This design comes from an exercise in tuning for small area on the open sky130 flow, not from production work. Function was checked by simulation only, so behaviour that the tests miss may differ from the original. The series may have gaps, and a smaller design here may also do less where the tests do not look.

--- design/flow/config.mk ---
export PLATFORM = sky130hd
export DESIGN_NAME = fir_top
export DESIGN_NICKNAME = fir_top
export VERILOG_FILES = /design/flow/design.v
export SDC_FILE = /design/flow/constraint.sdc
export NUM_CORES = 4
export LEC_CHECK = 0
export CAP_MARGIN = 20
export CORE_MARGIN = 2
export CORE_UTILIZATION = 40
export SLEW_MARGIN = 20
--- design/flow/constraint.sdc ---
create_clock -name core_clock -period 8.0 [get_ports {clk}]
set_input_delay 1.6000 -clock core_clock [delete_from_list [all_inputs] [get_ports {clk}]]
set_output_delay 1.6000 -clock core_clock [all_outputs]
set_load 0.01 [all_outputs]
--- design/flow/design.v ---
`timescale 1ns / 1ps
module fir_coe#(
parameter COE_LOCAL_NUM         = 2,
parameter COE_SEL_WIDTH         = 2, 
parameter COE_WIDTH             = 16,
parameter COE_TAPS              = 3,
parameter COE_SYMMETRY          = 0,
parameter COE_ODD               = COE_TAPS % 2,
parameter COE_TAPS_TRUE         = COE_SYMMETRY ? (COE_TAPS + COE_ODD)/2 : COE_TAPS,
parameter [COE_WIDTH*COE_TAPS*COE_LOCAL_NUM-1:0] COE_FILE = {16'd11,16'd12,16'd13, 
                                                              16'd21,16'd22,16'd33} 
)(
input                                           clk,
input                                           rst_n,
input                                           coe_sel_vld_i,
input            [COE_SEL_WIDTH-1:0]            coe_sel_index_i,
input                                           coe_reload_vld_i,
input            [COE_WIDTH-1:0]                coe_reload_data_i,
output           [COE_WIDTH*COE_TAPS_TRUE-1:0]  coe_o
    );
reg [COE_WIDTH-1:0] coe_local_r [0:COE_TAPS_TRUE-1];
reg [COE_WIDTH-1:0] coe_config_r [0:COE_TAPS_TRUE-1];
reg                 coe_reload_vld_d [0:COE_TAPS_TRUE-1];
integer j;
genvar i;
generate
    for (i=0;i<COE_TAPS_TRUE;i=i+1)begin:local_coe_coe
        always@(posedge clk or negedge rst_n) begin
            if(rst_n == 1'b0)begin
                coe_local_r[i] <= COE_FILE[(((COE_LOCAL_NUM-0)*COE_TAPS-i)*COE_WIDTH-1)-:COE_WIDTH]; 
            end else if(coe_sel_vld_i == 1'b1) begin
                for(j=0;j<COE_LOCAL_NUM;j=j+1)begin
                    if(coe_sel_index_i == j)
                        coe_local_r[i] <= COE_FILE[(((COE_LOCAL_NUM-j)*COE_TAPS-i)*COE_WIDTH-1)-:COE_WIDTH];
                end
                if(coe_sel_index_i == COE_LOCAL_NUM)begin
                    coe_local_r[i] <= coe_config_r[i];
                end
            end
        end
    end
endgenerate
always@(posedge clk or negedge rst_n) begin
    if(rst_n == 1'b0)begin
        for(j=0;j<COE_TAPS_TRUE;j=j+1)begin
            coe_reload_vld_d[j] <= 1'b0;
        end
    end else begin
        for(j=1;j<COE_TAPS_TRUE;j=j+1)begin
            coe_reload_vld_d[j] <= coe_reload_vld_d[j-1];
        end
        coe_reload_vld_d[0] <= coe_reload_vld_i;
    end
end
always@(posedge clk or negedge rst_n) begin
    if(rst_n == 1'b0)begin
        for(j=0;j<COE_TAPS_TRUE;j=j+1)begin
            coe_config_r[j] <= COE_FILE[(((COE_LOCAL_NUM-0)*COE_TAPS-j)*COE_WIDTH-1)-:COE_WIDTH];
        end
    end else begin
        for(j=1;j<COE_TAPS_TRUE;j=j+1)begin
            if(coe_reload_vld_d[j]== 1'b0 && coe_reload_vld_d[j-1] == 1'b1)begin
                coe_config_r[j] <= coe_reload_data_i;
            end
        end
        if(coe_reload_vld_d[0] == 1'b0 && coe_reload_vld_i == 1'b1)begin
            coe_config_r[0] <= coe_reload_data_i;
        end
    end
end
generate
    for (i=0; i < COE_TAPS_TRUE; i=i+1)begin: coe_reg
        assign coe_o[i*COE_WIDTH+:COE_WIDTH] = coe_local_r[i];
    end
endgenerate
endmodule
`timescale 1ns / 1ps
module fir_cal#(
parameter DATA_IN_WIDTH  = 16,
parameter DATA_OUT_WIDTH = 16+16+5,
parameter COE_WIDTH      = 16,
parameter COE_TAPS       = 20,
parameter COE_SYMMETRY   = 0,
parameter SPEED_FAST     = 1,
parameter COE_ODD        = COE_TAPS % 2,
parameter COE_TAPS_TRUE  = COE_SYMMETRY ? (COE_TAPS + COE_ODD)/2 : COE_TAPS
)(
input                                           clk,
input                                           rst_n,
input            [COE_WIDTH*COE_TAPS_TRUE-1:0]  coe_i,
input                                           data_vld_i,
input            [DATA_IN_WIDTH-1:0]            data_i,
output                                          data_vld_o,
output           [DATA_OUT_WIDTH-1:0]           data_o
    );
localparam PIPE_STEP = 2;  
wire signed [COE_WIDTH-1:0] coe[0:COE_TAPS-1];
integer j;
genvar i;
generate
    for (i=0; i < COE_TAPS_TRUE; i=i+1)
    begin: coe_reg
        assign coe[i] = coe_i[i*COE_WIDTH+:COE_WIDTH];
    end
endgenerate
generate
if (COE_SYMMETRY == 0) begin: unsymmetry_gen
    localparam MULT_WIDTH_US = DATA_IN_WIDTH + COE_WIDTH;
    localparam DELAY = 2 + SPEED_FAST + COE_TAPS;
    reg  signed [DATA_IN_WIDTH-1:0] data_r[0:COE_TAPS*PIPE_STEP-1];
    reg                             data_vld_delay[0:DELAY-1];
    reg  signed [MULT_WIDTH_US-1:0] mult_r[0:COE_TAPS-1];
    reg  signed [DATA_OUT_WIDTH-1:0] mult_add_r[0:COE_TAPS-1];
    always@(posedge clk or negedge rst_n) begin
        if(rst_n == 1'b0)begin
            for(j=0;j<DELAY;j=j+1)begin
                data_vld_delay[j] <= 'h0;
            end
        end else begin
            for(j=1;j<DELAY;j=j+1)begin
                data_vld_delay[j] <= data_vld_delay[j-1];
            end
            data_vld_delay[0] <= data_vld_i;
        end
    end
    always@(posedge clk or negedge rst_n) begin
        if(rst_n == 1'b0)begin
            for(j=0;j<COE_TAPS*PIPE_STEP;j=j+1)begin
                data_r[j]  <= 'h0;
            end
        end else begin
            for(j=1;j<COE_TAPS*PIPE_STEP;j=j+1)begin
                data_r[j]  <= data_r[j-1];
            end
            if(data_vld_i == 1'b1)begin
                data_r[0]  <= data_i;
            end else begin
                data_r[0]  <= 'h0;
            end
        end
    end
    if(SPEED_FAST == 0)begin :speed_low
        always@(*) begin
            for(j=0;j<COE_TAPS;j=j+1)begin
                mult_r[j]  = data_r[PIPE_STEP*(j+1)-1] * coe[j];
            end
        end
    end else begin:speed_high
        always@(posedge clk or negedge rst_n) begin
            if(rst_n == 1'b0)begin
                for(j=0;j<COE_TAPS;j=j+1)begin
                    mult_r[j]  <= 'h0;
                end
            end else begin
                for(j=0;j<COE_TAPS;j=j+1)begin
                    mult_r[j]  <= data_r[PIPE_STEP*(j+1)-1] * coe[j];
                end
            end
        end
    end
    always@(posedge clk or negedge rst_n) begin
        if(rst_n == 1'b0)begin
            for(j=0;j<COE_TAPS;j=j+1)begin
                mult_add_r[j]  <= 'h0;
            end
        end else begin
            mult_add_r[0]  <= mult_r[0];
            for(j=1;j<COE_TAPS-1;j=j+1)begin
                mult_add_r[j]  <= mult_r[j] + mult_add_r[j-1];
            end
            if(data_vld_delay[DELAY-2]==1'b1)begin
                mult_add_r[COE_TAPS-1] <= mult_r[COE_TAPS-1] + mult_add_r[COE_TAPS-2];
            end else begin
                mult_add_r[COE_TAPS-1] <= 'h0;
            end
        end
    end
    assign data_o = mult_add_r[COE_TAPS-1];
    assign data_vld_o = data_vld_delay[DELAY-1];
end else begin
    localparam MULT_WIDTH_S  = DATA_IN_WIDTH + COE_WIDTH + 1;
    localparam ADD1_NUM      = COE_TAPS_TRUE;
    localparam MULT_NUM      = ADD1_NUM; 
    localparam ADD2_NUM      = MULT_NUM;  
    localparam DELAY = 3 + SPEED_FAST + MULT_NUM;
    reg  signed [DATA_IN_WIDTH-1:0] data_r[0:COE_TAPS];
    reg                             data_vld_delay[0:DELAY-1];
    reg  signed [DATA_IN_WIDTH:0]   add_step1[0:ADD1_NUM-1];
    wire signed [DATA_IN_WIDTH:0]   add_step1_mid;
    reg  signed [MULT_WIDTH_S-1:0]   mult_r[0:MULT_NUM-1];
    reg  signed [DATA_OUT_WIDTH-1:0] add_step2[0:ADD2_NUM-1];  
    always@(posedge clk or negedge rst_n) begin
        if(rst_n == 1'b0)begin
            for(j=0;j<DELAY;j=j+1)begin
                data_vld_delay[j] <= 'h0;
            end
        end else begin
            for(j=1;j<DELAY;j=j+1)begin
                data_vld_delay[j] <= data_vld_delay[j-1];
            end
            data_vld_delay[0] <= data_vld_i;
        end
    end
    always@(posedge clk or negedge rst_n) begin
        if(rst_n == 1'b0)begin
            for(j=0;j<=COE_TAPS;j=j+1)begin
                data_r[j]  <= 'h0;
            end
        end else begin
            for(j=1;j<=COE_TAPS;j=j+1)begin
                data_r[j]  <= data_r[j-1];
            end
            if(data_vld_i == 1'b1)begin
                data_r[0]  <= data_i;
            end else begin
                data_r[0]  <= 'h0;
            end
        end
    end
    if(COE_ODD == 1)begin
        assign add_step1_mid = data_r[PIPE_STEP*ADD1_NUM-1];
    end else begin
        assign add_step1_mid = data_r[PIPE_STEP*ADD1_NUM-1] +  data_r[COE_TAPS];
    end
    always@(posedge clk or negedge rst_n) begin
        if(rst_n == 1'b0)begin
            for(j=0;j<ADD1_NUM;j=j+1)begin
                add_step1[j]  <= 'h0;
            end
        end else begin
            for(j=0;j<ADD1_NUM-1;j=j+1)begin
                add_step1[j]  <= data_r[PIPE_STEP*(j+1)-1] +  data_r[COE_TAPS];
            end
            add_step1[ADD1_NUM-1] <= add_step1_mid;
        end
    end
    if(SPEED_FAST == 0)begin :speed_low
        always@(*) begin
            for(j=0;j<MULT_NUM;j=j+1)begin
                mult_r[j]  = add_step1[j] * coe[j];
            end
        end
    end else begin:speed_high
        always@(posedge clk or negedge rst_n) begin
            if(rst_n == 1'b0)begin
                for(j=0;j<MULT_NUM;j=j+1)begin
                    mult_r[j]  <= 'h0;
                end
            end else begin
                for(j=0;j<MULT_NUM;j=j+1)begin
                    mult_r[j]  <= add_step1[j] * coe[j];
                end
            end
        end
    end
    always@(posedge clk or negedge rst_n) begin
        if(rst_n == 1'b0)begin
            for(j=0;j<ADD2_NUM;j=j+1)begin
                add_step2[j]  <= 'h0;
            end
        end else begin
            add_step2[0]  <= mult_r[0];
            for(j=1;j<ADD2_NUM-1;j=j+1)begin
                add_step2[j]  <= mult_r[j] + add_step2[j-1];
            end
            if(data_vld_delay[DELAY-2]==1'b1)begin
                add_step2[ADD2_NUM-1] <= mult_r[ADD2_NUM-1] + add_step2[ADD2_NUM-2];
            end else begin
                add_step2[ADD2_NUM-1] <= 'h0;
            end
        end
    end
    assign data_o = add_step2[ADD2_NUM-1];
    assign data_vld_o = data_vld_delay[DELAY-1];
end
endgenerate
endmodule
`timescale 1ns / 1ps
module fir_top #(
parameter SPEED_FAST     = 1,
parameter DATA_IN_WIDTH  = 16,
parameter DATA_OUT_WIDTH = 16+16+5,
parameter COE_WIDTH      = 16,
parameter COE_TAPS       = 22,
parameter COE_SYMMETRY   = 1,
parameter COE_LOCAL_NUM  = 3,
parameter COE_SEL_WIDTH  = 2, 
parameter [COE_WIDTH*COE_TAPS*COE_LOCAL_NUM-1:0] COE_FILE = {-16'd5,16'd0,16'd4,16'd2,-16'd4,-16'd5,16'd5,16'd11,-16'd5,-16'd36,16'd64,16'd64,-16'd36,-16'd5,16'd11,16'd5,-16'd5,-16'd4,16'd2,16'd4,16'd0,-16'd5,
-16'd5,16'd0,16'd4,16'd2,-16'd4,-16'd5,16'd5,16'd11,-16'd5,-16'd36,16'd64,16'd64,-16'd36,-16'd5,16'd11,16'd5,-16'd5,-16'd4,16'd2,16'd4,16'd0,-16'd5,
 16'd5,16'd0,16'd4,16'd2,-16'd4,-16'd5,16'd5,16'd11,-16'd5,-16'd36,16'd16384,16'd16384,-16'd36,-16'd5,16'd11,16'd5,-16'd5,-16'd4,16'd2,16'd4,16'd0,16'd5}
)(
input                                           clk,
input                                           rst_n,
input                                           coe_sel_vld_i,
input            [COE_SEL_WIDTH-1:0]            coe_sel_index_i,
input                                           coe_reload_vld_i,
input            [COE_WIDTH-1:0]                coe_reload_data_i,
input                                           data_vld_i,
input            [DATA_IN_WIDTH-1:0]            data_i,
output                                          data_vld_o,
output           [DATA_OUT_WIDTH-1:0]           data_o
    );
localparam COE_ODD        = COE_TAPS % 2;
localparam COE_TAPS_TRUE  = COE_SYMMETRY ? (COE_TAPS + COE_ODD)/2 : COE_TAPS;
wire  [COE_WIDTH*COE_TAPS_TRUE-1:0]  coe;
fir_coe#(
.COE_LOCAL_NUM      ( COE_LOCAL_NUM     ),
.COE_SEL_WIDTH      ( COE_SEL_WIDTH     ),
.COE_WIDTH          ( COE_WIDTH         ),
.COE_TAPS           ( COE_TAPS          ),
.COE_SYMMETRY       ( COE_SYMMETRY      ),
.COE_ODD            ( COE_ODD           ),
.COE_TAPS_TRUE      ( COE_TAPS_TRUE     ),
.COE_FILE           ( COE_FILE          )
)fir_coe_inst(
.clk                ( clk               ),
.rst_n              ( rst_n             ),
.coe_sel_vld_i      ( coe_sel_vld_i     ),
.coe_sel_index_i    ( coe_sel_index_i   ),
.coe_reload_vld_i   ( coe_reload_vld_i  ),
.coe_reload_data_i  ( coe_reload_data_i ),
.coe_o              ( coe               )
);
fir_cal#(
.DATA_IN_WIDTH      ( DATA_IN_WIDTH     ),
.DATA_OUT_WIDTH     ( DATA_OUT_WIDTH    ),
.COE_WIDTH          ( COE_WIDTH         ),
.COE_TAPS           ( COE_TAPS          ),
.COE_SYMMETRY       ( COE_SYMMETRY      ),
.SPEED_FAST         ( SPEED_FAST        ),
.COE_ODD            ( COE_ODD           ),
.COE_TAPS_TRUE      ( COE_TAPS_TRUE     )
)fir_cal_inst(
.clk                ( clk               ),
.rst_n              ( rst_n             ),
.coe_i              ( coe               ),
.data_vld_i         ( data_vld_i        ),
.data_i             ( data_i            ),
.data_vld_o         ( data_vld_o        ),
.data_o             ( data_o            )
);
endmodule
--- design/flow/run.sh ---
#!/bin/bash
# synth_recipe.tcl (not shown) runs the flow's synth.tcl, then flattens the netlist and writes it again
# the make line also repeats each setting of config.mk as NAME=value (left out here)
make -C /OpenROAD-flow-scripts/flow DESIGN_CONFIG=/design/flow/config.mk WORK_HOME=/design/flow/orfs CLKGATE_MAP_FILE= SYNTH_SCRIPT=/design/flow/synth_recipe.tcl finish
run_1/power_grid.png
Pins as bars on the die edge. Tap cells in grey.
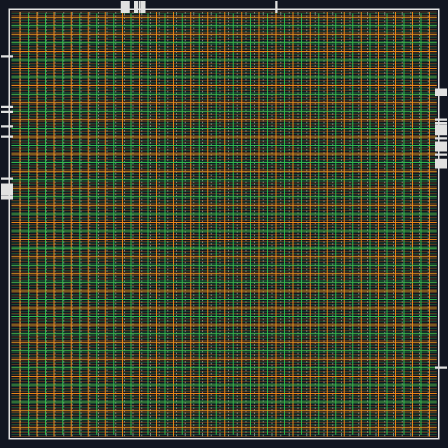
VDD -> green
VSS -> orange
rows = 248
tap cells = 6000
signal pins = 77
die boundary width: 681 microns
core area: 456000 sq um
Die H: 681 microns

run_1/placement_by_type.png
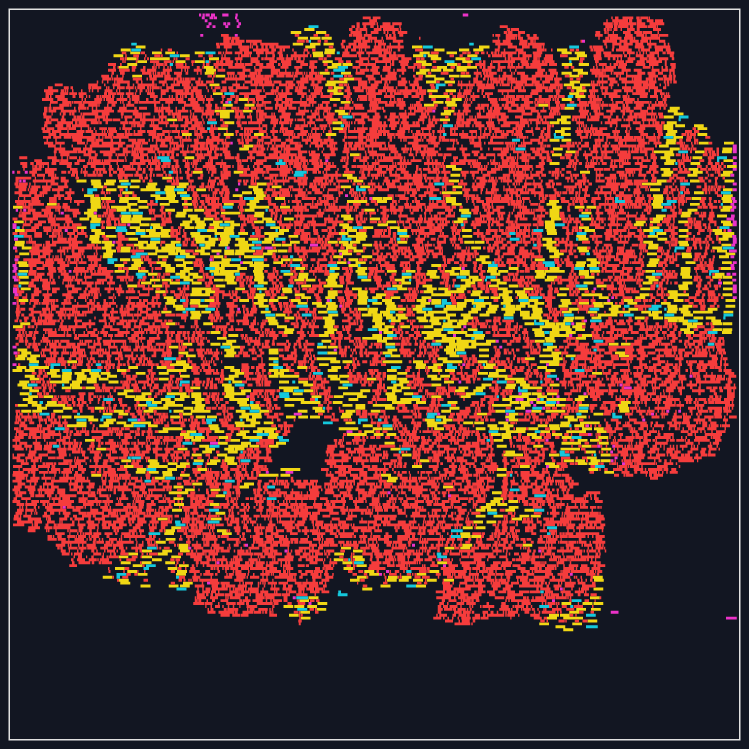
clock drivers and dummy loads -> cyan  # cells 368, share of their area 3.7%
combinational and other logic -> red  # cells 15827, share of their area 73%
remaining buffers and delay cells -> magenta  # cells 191, share of their area 0.88%
sequential cells -> yellow  # cells 1696, share of their area 22%

==> metrics.yaml, run 1 <==
synth:
  synthXorXnorAreaFrac_pct: 3.92
  yosys.area_share.simple_pct: 12.4
  ys_warn_count: 10
  ys_ff_latch: 1696
  ys_types: 97
  synth_area_per_cell_sq_um: 10.1
  synth_top_family_by_area: "adder cells"
  synthAdderAreaFrac_pct: 43.4
  synthCells: 18100
  async_flop_share_pct: 100
  synth-compound-area-share_pct: 7.34
  synth_edf_count: 0
  yosysSeqAreaShare_pct: 23.3
  synthMuxAreaShare_pct: 1.10
  yosys_most_used_dff: "dfrtp_1"
  netlist_area_sq_um: 183000
clock_network:
  clock_path_buffers: 4
  h-tree-depth: 4
  cts_root_buf: "clkbuf_16"
  path_clk_slew_ns: 0.06
  numCtsBuffers: 198
  cts_hold_buf: 0
  cts_sinks: 1696
  cts_resized: 0
  cts_tree: "done"
  postCtsSetupRepairBufs: 0
worst_setup_path:
  worstSetupPathType: "register to register"
  crit_top_cell: "fa_1"
  r2r-end: "fir_cal_inst.genblk2.mult_r[0][27]"
  crit_path_cell_trace: "and2_1, fa_1, inv_1, fa_1, fa_1, inv_1, fa_1, fa_1, inv_1, fa_1, inv_1, ha_1, and3_1, and3_1, a32oi_1, a21oi_1, nor2_1, o21ai_0, o311ai_0, a21oi_1, a21oi_1, o21bai_1, xnor2_1"
  crit_required_ns: 8.77
  crit_family: "adder cells"
  arrival_ns: 7.91
  slowest_stage: "dfrtp_1"
  path_buf_inv: 4
  ff2ff_setup_slack_ns: 0.86
  crit_path_end_kind: "register"
  r2r-start: "fir_cal_inst.genblk2.add_step1[0][8]"
  crit_start: "fir_cal_inst.genblk2.add_step1[0][8]"
  endpoint: "fir_cal_inst.genblk2.mult_r[0][27]"
  crit_fanout: 16
  cpPeakStageDelay_ns: 0.64
  rr_worst_depth: 23
  start_kind: "register"
  crit_cells: 23
timing:
  setup-violations-final: 0
  fmax_mhz: 140
  period_share_pct: 89.2
  min_period_ns: 7.14
  final_max_slew_viol_count: 0
  hold_violations: 0
  finalSetupTns_ns: 0
  rsz0062_at_grt: "false"
  clock_skew_ns: 0.0706
  fin_ws_ns: 0.864
  relSlewSlack_pct: 31.6
  tightest_slew_ns: 1.03
place:
  pre_cts_ws_ns: 0.880
  place_congestion: 0.896
  dp_hpwl_microns: 386000
  port_buffers: 76
flow_run:
  drv_cap: 0
outcome:
  status: "complete, no violations"
detailed_routing:
  ant_nets: 0
  vias: 121000
  dr_wl_met3_microns: 21100
  firstDrtPassIters: 5
  drc_errors: 0
  drt-initial-drc-count: 7075
  top_layer: "met5"
  viasPerCell: 5.02
  wirelength_met1_microns: 198000
  met2_length_microns: 243000
layout:
  final_common_cell: "inv_1"
  regMostFlops: "fir_cal_inst.genblk2.add_step2"
  nFillCells: 43700
  nets: 22500
  multi_input_area_sq_um: 125000
  largest_register_ffs: 400
  reg_top3: "fir_cal_inst.genblk2.add_step2 (400), fir_cal_inst.genblk2.data_r (368), fir_cal_inst.genblk2.mult_r (363)"
  drive_gt1_share_pct: 4.97
  syn2layout_area_growth_pct: 7.78
  final_cell_mix: "3638 x inv_1, 3057 x fa_1, 1755 x nand2_1, 1536 x dfrtp_1, 1502 x and2_1"
  seqCellArea_sq_um: 42600
floorplan:
  row_count: 248
  ioPinCount: 77
  start_util_pct: 40.1
  die_area_sq_um: 463000
grt:
  grt_pass1_wl_microns: 771000
  grt_overflow_total: 0
  globalRouteTotalUtil_pct: 21.6
  grt_max_degree: 178
  busiest_layer: "met2"
  use_met1_pct: 27.2
  grtUsageMet2_pct: 37.9
  grt_pass1_vias: 131000
  grt_use_met3_pct: 2.07
  antenna_found_initial: 37
hold_path:
  hp-class: "register to register"
  holdPathEnd: "fir_cal_inst.genblk2.data_r[7][11]"
  min_path_cells: 0
  hold_start: "fir_cal_inst.genblk2.data_r[6][11]"
run_1/clk_routes.png
The bar under the picture is 200 microns long.
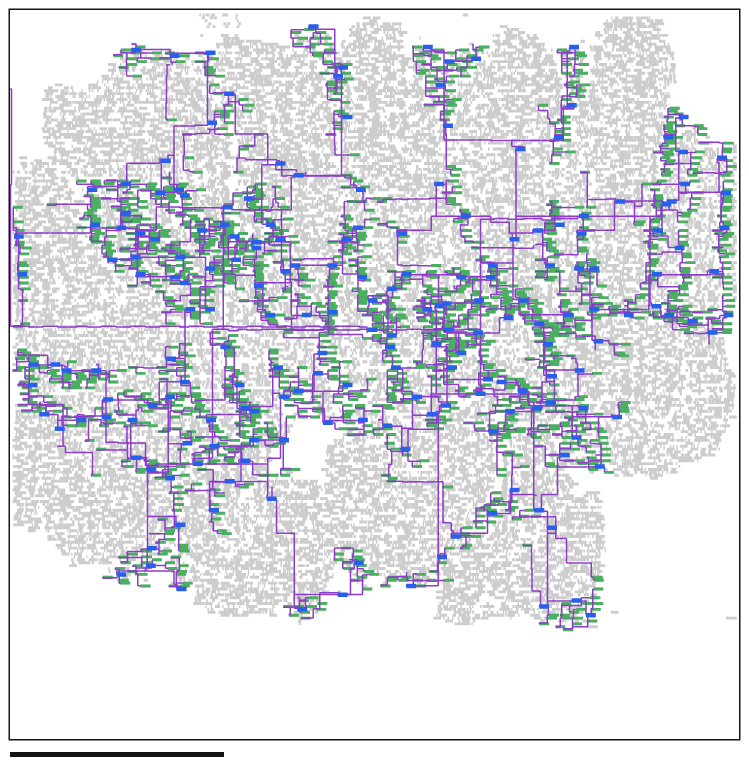
flip-flops -> green  # count 1696
clock wires -> purple  # length 25.2 mm
clock drivers -> blue  # count 198
routed clock nets = 199
Clock Latency Late Sink: 0.93 ns

run_1/wires.png
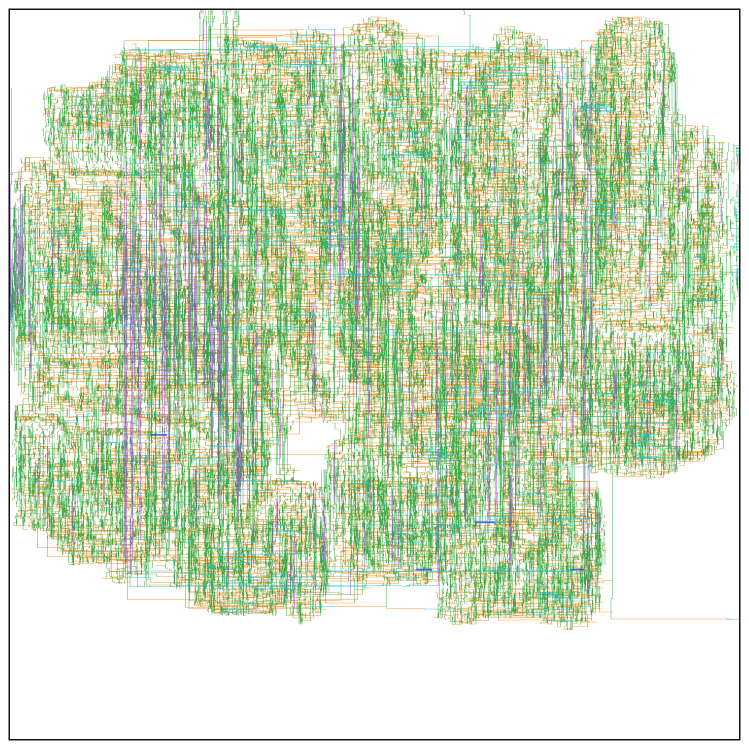
metal 2 -> green  # wire length 243 mm
metal 3 -> cyan  # wire length 21.1 mm
metal 1 -> orange  # wire length 198 mm
metal 4 -> purple  # wire length 24.5 mm
metal 5 -> blue  # wire length 56.1 microns
final WL: 486000 microns
WL per Instance: 20.2 microns

run 1: layout make-up:
cell class | count | share of cell area (%)
diodes | 30 | 0.0380
clock buffers | 260 | 2.83
well taps | 6000 | 3.80
multi-input cells | 12200 | 63.3
repair buffers | 191 | 0.844
clock inverters | 108 | 0.704
inverters | 3639 | 6.92
flip-flops and latches | 1696 | 21.6
run 1: stage by stage:
step,cell area (sq um),util (%),hold slack [ns],cells
global route,197000,43.3,0.331,24100
global placement,190000,41.7,0.331,23700
finish,197000,43.3,0.327,24100
floorplan,183000,-,0.331,18100
detailed placement,190000,41.7,0.335,23700
CTS,197000,43.2,0.325,24100
run 1: synthesized netlist by cell type, drive strengths merged (15+ instances only):
| cell | count | share of area (%) |
|---|---|---|
| inv | 3639 | 7.5 |
| fa | 3057 | 33 |
| nand2 | 1755 | 3.6 |
| dfrtp | 1536 | 21 |
| and2 | 1503 | 5.1 |
| ha | 1455 | 9.9 |
| xnor2 | 656 | 3.1 |
| nor2 | 597 | 1.2 |
| a21oi | 582 | 1.6 |
| clkbuf | 503 | 1.0 |
| o21ai | 433 | 1.2 |
| a21o | 292 | 1.2 |
| mux2 | 176 | 1.1 |
| xor2 | 164 | 0.78 |
| dfstp | 160 | 2.3 |
| nand2b | 151 | 0.52 |
| nand3 | 135 | 0.37 |
| nor3 | 132 | 0.36 |
| o21a | 108 | 0.44 |
| o21bai | 99 | 0.41 |
| nor2b | 98 | 0.33 |
| and3 | 67 | 0.23 |
| o22a | 67 | 0.32 |
| a31oi | 66 | 0.24 |
| a21boi | 60 | 0.25 |
| or3 | 56 | 0.19 |
| a211oi | 53 | 0.22 |
| nand4 | 34 | 0.12 |
| o31ai | 32 | 0.14 |
| o211ai | 31 | 0.13 |
| buf | 30 | 0.062 |
| o31a | 28 | 0.13 |
| o2111ai | 22 | 0.11 |
| or2 | 21 | 0.072 |
| a211o | 19 | 0.091 |
| o22ai | 19 | 0.065 |
| a31o | 18 | 0.086 |
| a2111oi | 16 | 0.085 |
| nor3b | 16 | 0.068 |
| nor4 | 15 | 0.051 |
## Run 2: large edit since run 1, in outline
design/flow/design.v: 342 -> 5415 lines; modules unchanged: 0
  fir_coe: edited, 75 -> 45 lines
  fir_cal: edited, 200 -> 5331 lines
  fir_fa: new, 4 lines
  fir_top: edited, 64 -> 32 lines
==> module fir_top as of run 2 <==
module fir_top (
input                clk,
input                rst_n,
input                coe_sel_vld_i,
input       [1:0]    coe_sel_index_i,
input                coe_reload_vld_i,
input       [15:0]   coe_reload_data_i,
input                data_vld_i,
input       [15:0]   data_i,
output               data_vld_o,
output      [36:0]   data_o
);
wire [175:0] coe;
fir_coe fir_coe_inst (
.clk                ( clk               ),
.rst_n              ( rst_n             ),
.coe_sel_vld_i      ( coe_sel_vld_i     ),
.coe_sel_index_i    ( coe_sel_index_i   ),
.coe_reload_vld_i   ( coe_reload_vld_i  ),
.coe_reload_data_i  ( coe_reload_data_i ),
.coe_o              ( coe               )
);
fir_cal fir_cal_inst (
.clk                ( clk               ),
.rst_n              ( rst_n             ),
.coe_i              ( coe               ),
.data_vld_i         ( data_vld_i        ),
.data_i             ( data_i            ),
.data_vld_o         ( data_vld_o        ),
.data_o             ( data_o            )
);
endmodule
==> module fir_coe as of run 2 <==
module fir_coe (
input                clk,
input                rst_n,
input                coe_sel_vld_i,
input       [1:0]    coe_sel_index_i,
input                coe_reload_vld_i,
input       [15:0]   coe_reload_data_i,
output      [175:0]  coe_o
);
localparam [175:0] SET0 = {16'd64, -16'd36, -16'd5, 16'd11, 16'd5, -16'd5, -16'd4, 16'd2, 16'd4, 16'd0, -16'd5};
localparam [175:0] SET2 = {16'd16384, -16'd36, -16'd5, 16'd11, 16'd5, -16'd5, -16'd4, 16'd2, 16'd4, 16'd0, 16'd5};
reg [175:0] cur_r;
reg [175:0] cfg_r;
reg [10:0]  rl_d;
always @(posedge clk or negedge rst_n) begin
    if (!rst_n)
        rl_d <= 11'd0;
    else
        rl_d <= {rl_d[9:0], coe_reload_vld_i};
end
wire [10:0] rl_prev = {rl_d[9:0], coe_reload_vld_i};
genvar k;
generate
    for (k = 0; k < 11; k = k + 1) begin : g_word
        always @(posedge clk or negedge rst_n) begin
            if (!rst_n)
                cfg_r[16*k +: 16] <= SET0[16*k +: 16];
            else if (rl_prev[k] && !rl_d[k])
                cfg_r[16*k +: 16] <= coe_reload_data_i;
        end
    end
endgenerate
always @(posedge clk or negedge rst_n) begin
    if (!rst_n)
        cur_r <= SET0;
    else if (coe_sel_vld_i) begin
        case (coe_sel_index_i)
            2'd3:    cur_r <= cfg_r;
            2'd2:    cur_r <= SET2;
            default: cur_r <= SET0;
        endcase
    end
end
assign coe_o = cur_r;
endmodule
==> module fir_fa as of run 2 <==
module fir_fa (input a, input b, input ci, output s, output co);
assign s = a ^ b ^ ci;
assign co = (a & b) | (a & ci) | (b & ci);
endmodule
==> design/flow/flow/run.sh (new file) <==
#!/bin/bash
# Layout flow: the standard flow, except that synthesis maps the logic
# with an area-oriented ABC script (flow/area.abc) instead of ORFS's ABC
# script. Everything else (the synthesis passes, flattening, renaming,
# floorplan, power grid, placement, CTS, routing) is the standard flow.
set -euo pipefail
W=$PWD
# ORFS synthesis with only the ABC call changed
sed 's#^\(\s*\)log_cmd abc {\*}\$abc_args$#\1log_cmd abc {*}$lib_args {*}$lib_dont_use_args -script '"$W"'/flow/area.abc#' \
    "$FLOW_HOME/scripts/synth.tcl" > "$W/flow_synth_core.tcl"
grep -q "flow/area.abc" "$W/flow_synth_core.tcl"
# The standard flow's synthesis script, sourcing the copy above
sed 's#^source \$::env(SCRIPTS_DIR)/synth.tcl$#source '"$W"'/flow_synth_core.tcl#' synth_recipe.tcl > "$W/flow_synth.tcl"
grep -q "flow_synth_core.tcl" "$W/flow_synth.tcl"
# standard.sh with that synthesis script
sed 's#SYNTH_SCRIPT=[^ ]*#SYNTH_SCRIPT='"$W"'/flow_synth.tcl#' standard.sh > "$W/flow_standard.sh"
grep -q "SYNTH_SCRIPT=$W/flow_synth.tcl" "$W/flow_standard.sh"
bash "$W/flow_standard.sh" synth > "$W/flow_synth.log" 2>&1
# the rest of the standard flow
bash standard.sh > "$W/flow_layout.log" 2>&1
test -f out/final.def
==> design/flow/flow/area.abc (new file) <==
strash; dch; map -a; topo
==> design/flow/standard.sh (new file) <==
#!/bin/bash
# synth_recipe.tcl (not shown) runs the flow's synth.tcl, then flattens the netlist and writes it again
# the make line also repeats each setting of config.mk as NAME=value (left out here)
make -C /OpenROAD-flow-scripts/flow DESIGN_CONFIG=/design/flow/config.mk WORK_HOME=/design/flow/orfs CLKGATE_MAP_FILE= SYNTH_SCRIPT=/design/flow/synth_recipe.tcl "${@:-finish}"
--- a/design/flow/config.mk
+++ b/design/flow/config.mk
@@ -6,6 +6,8 @@
 export NUM_CORES = 4
 export LEC_CHECK = 0
+export ABC_CLOCK_PERIOD_IN_PS = 8000
 export CAP_MARGIN = 20
 export CORE_MARGIN = 2
 export CORE_UTILIZATION = 40
 export SLEW_MARGIN = 20
+export SYNTH_HIERARCHICAL = 1
removed: design/flow/run.sh
run_2/power_grid.png
Pins as bars on the die edge. Tap cells in grey.
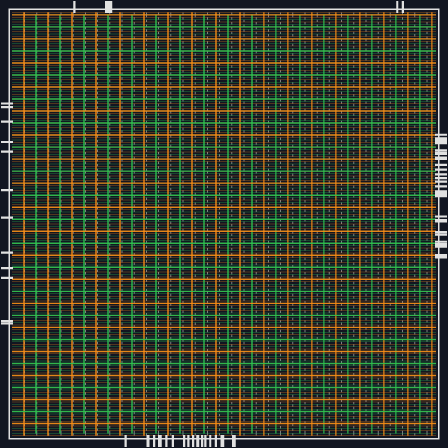
VDD -> green
VSS -> orange
signal pins = 77
met4 straps = 35

run_2/placement.png
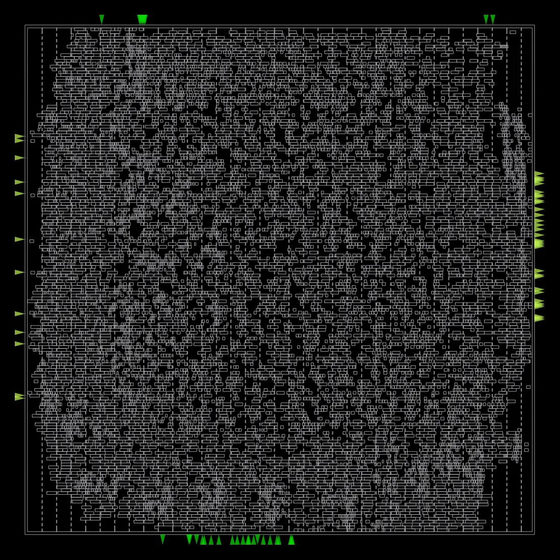
fillers: 21.2k
sequential share of cell area: 17.6%
core area: 230000 sq um
TAP cells: 3026

run_2/clk_routes.png
The bar under the picture is 100 microns long.
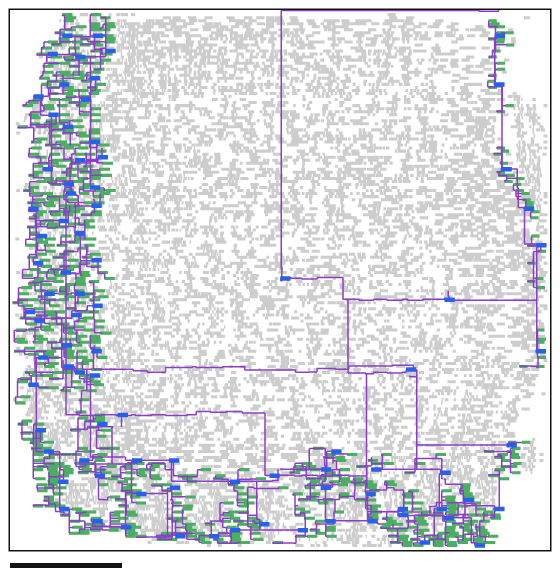
flip-flops -> green  # count 787
clock drivers -> blue  # count 86
clock wires -> purple  # length 11400 microns
routed clock nets = 87
flops lie = spread over the die
Clock Latency Late Sink: 0.83 ns

run_2/wires.png
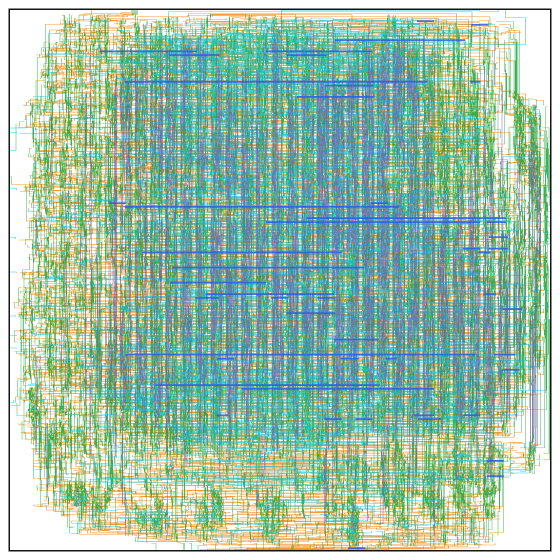
metal 3 -> cyan  # wire length 111 mm
metal 2 -> green  # wire length 216 mm
metal 5 -> blue  # wire length 3080 microns
metal 4 -> purple  # wire length 57.6 mm
metal 1 -> orange  # wire length 213 mm

==> run 2 against run 1 <==
  * Now fails the layout checks on setup timing
  * Die area fell by 49%
  * Sequential share of layout area fell by 4.0 points
  * Hold slack got worse by 0.0058 ns
  * Wire length rose by 24%
  * Final cell count fell by 47%
  * Synthesized area fell by 50%
  * First-iteration DRC count rose by 130%
==> metrics.yaml, run 2 <==
floorplan:
  ioPinCount: 77
  row_count: 176
  die_area_sq_um: 234000
  die_h_microns: 484
  die_w_microns: 484
  start_util_pct: 40.2
timing:
  fin_ws_ns: -0.0301
  final_max_slew_viol_count: 0
  tightest_slew_ns: 1.23
  period_share_pct: 100
  clock_skew_ns: 0.0880
  setup-violations-final: 2
  hold_violations: 0
  fmax_mhz: 125
  whs_ns: 0.321
  min_period_ns: 8.03
  relSlewSlack_pct: 18.2
layout:
  multi_input_area_share_pct: 64.7
  fin_cells: 12800
  nClkBuffers: 119
  inv_count: 559
  final_cell_mix: "1600 x xor2_1, 1591 x fa_1, 1391 x o22ai_1, 671 x buf_4, 580 x nand2_1"
  clock_cell_area_share_pct: 2.87
  seqCellArea_sq_um: 19500
  multi_input_cells: 7177
  reg_top3: "fir_coe_inst.cfg_r (176), fir_coe_inst.cur_r (176)"
  final_cell_area_sq_um: 111000
  final_common_cell: "xor2_1"
  n_sequential_cell: 787
  buffers: 972
  final_core_util_pct: 48.3
  largestClassByArea: "multi-input combinational cells"
  drive_gt1_share_pct: 15.9
  syn2layout_area_growth_pct: 20.3
  multi_input_area_sq_um: 71900
  nonClkBufAreaFrac_pct: 9.33
  nets: 11500
  diodes: 70
place:
  port_buffers: 76
  dp_hpwl_microns: 473000
  place_area_sq_um: 107000
  dp_cells: 12500
  place_congestion: 1.22
detailed_routing:
  firstDrtPassIters: 15
  viasPerCell: 7.05
  wl_per_cell_microns: 47.1
  ant_nets: 0
  drc_errors: 0
  wl_microns: 601000
  drt-initial-drc-count: 16100
  vias: 89800
synth:
  synthMuxAreaShare_pct: 1.36
  synthXorXnorAreaFrac_pct: 16.5
  synth_top_area_share_pct: 35.2
  ys_types: 38
  synth_edf_count: 0
  synth_top_family_by_area: "adder cells"
  synth_most_common_cell: "xor2_1"
  synthAdderAreaFrac_pct: 38.5
  ys_top_cells_by_count: "1702 x xor2_1, 1622 x fa_1, 1397 x o22ai_1"
  ys_warn_count: 8
  synth_area_per_cell_sq_um: 10.8
  ys_ff_latch: 787
  yosysSeqAreaShare_pct: 21.2
  async_flop_share_pct: 91.1
  synth-compound-area-share_pct: 15.2
  netlist_area_sq_um: 92200
  synthCells: 8517
  synth_top_cell_by_area: "fa_1"
  yosys_most_used_dff: "dfrtp_1"
  yosys.area_share.simple_pct: 4.96
  ys_top_cells_by_area: "fa_1 35%, xor2_1 16%, dfrtp_1 15%"
worst_setup_path:
  crit_fanout: 10
  crit_path_cell_trace: "nand2_1, clkinv_1, nor2_1, clkinv_1, o22ai_1, xor2_1, fa_1, fa_1, fa_1, fa_1, fa_1, fa_1, fa_1, fa_1, fa_1, fa_1"
  crit_start: "fir_coe_inst.cur_r[105]"
  ff2ff_setup_slack_ns: -0.03
  cpPeakStageDelay_ns: 0.92
  arrival_ns: 8.66
  crit_family: "adder cells"
  r2r-start: "fir_coe_inst.cur_r[105]"
  worstSetupPathType: "register to register"
  crit_path_end_kind: "register"
  crit_top_cell: "fa_1"
  slowest_stage: "clkinv_1"
  start_kind: "register"
  path_buf_inv: 2
  crit_required_ns: 8.63
clock_network:
  numCtsBuffers: 86
  cts_tree: "done"
  cts_root_buf: "clkbuf_16"
  h-tree-depth: 3
  clock_path_buffers: 3
  path_clk_slew_ns: 0.06
  cts_sinks: 787
  cts_hold_buf: 0
grt:
  antenna_found_initial: 69
  grt_pass1_wl_microns: 785000
  grt_pass1_vias: 87000
  grt_overflow_total: 0
  globalRouteTotalUtil_pct: 50.2
  grt_max_degree: 166
outcome:
  failed_checks: "setup timing"
  status: "complete, but fails checks"
hold_path:
  hold_start: "fir_cal_inst.x20[2]"
  hp-class: "register to register"
flow_run:
  drv_cap: 0
-- run 2: changes by cell type after synthesis, moves of 292 or more --
cell	previous run	this run
inv_1	3639	0
xor2_1	164	1702
and2_1	1502	0
fa_1	3057	1622
o22ai_1	19	1397
ha_1	1455	246
nand2_1	1755	584
dfrtp_1	1536	557
xnor2_1	656	33
clkinv_1	0	559
clkbuf_1	503	0
a21o_1	292	0
-- run 2: timing repair --
action,CTS,global route
setup endpoints to repair,2,30
buffers inserted,0,12
pin swaps,0,15
resized for setup,2,96
-- run 2: logic make-up after synthesis --
| kind of cell | count (synthesis) |
|---|---|
| AOI/OAI and AO/OA | 2289 |
| xor gates and xnor gates | 1735 |
| adders and majority gates | 1868 |
| buffers and inverters | 560 |
| DFF | 787 |
| muxes | 111 |
| other | 1 |
| and+or+nand+nor | 1166 |
-- run 2: path summary, 6_finish.rpt --
path | end | depth (start not counted)
max | fir_cal_inst.opb[13] | 16
min | fir_cal_inst.x21[2] | 0
max reg2reg | fir_cal_inst.opb[13] | 16
min reg2reg | fir_cal_inst.x21[2] | 0
max in group asynchronous | fir_cal_inst.x21[14] | 3
min in group asynchronous | fir_cal_inst.x9[0] | 2
-- run 2: layer usage --
metal	global-route usage, %	wire length (microns)	up-vias
li1	-	-	32100
met1	60.3	213000	45200
met2	62.8	216000	9526
met3	32.9	111000	2889
met4	35.2	57600	99
met5	7.49	3080	-
-- run 2: per-module statistics from Yosys, one instance, submodules excluded, a selection --
module | area (sq um) | flops+latches | cells inside | copies in the design
fir_coe | 13300 | 363 | 971 | 1
fir_cal | 46800 | 424 | 5936 | 1
fir_fa | 20.0 | 0 | 1 | 1610
-- run 2: per-stage QoR --
stage / setup WS [ns] / setup TNS (ns)
2_1_floorplan: 0.472 / 0
3_3_place_gp: -0.0888 / -0.172
3_5_place_dp: 0.0104 / 0
4_1_cts: 0.0212 / 0
5_1_grt: -0.00700 / -0.0113
6_report: -0.0301 / -0.0481

## what the ideal ports hide
Ports are ideal in the flow. The routed layouts listed here were re-timed in OpenROAD.
Step 1: set_driving_cell puts a clkbuf_16 on clk and a buf_2 on each other input, an assumption about the parent block.
Step 2 also shifts input and output timing later by t, the mid clock arrival at the registers, as if the neighbouring blocks saw the same clock.
Slacks: no drivers / after step 1 / after step 2; pairs: no drivers / after step 1.
run | shift t [ns] | setup slack, ns | worst setup path after step 2 | latest minus earliest clock arrival (ns) | worst slew at a driven data input, ns
run 1 | 1.007 | 0.864 / 0.864 / 0.864 | register to register | 0.079 / 0.079 | 0.14
run 2 | 0.876 | -0.030 / -0.030 / -0.030 | register to register | 0.088 / 0.088 | 0.15
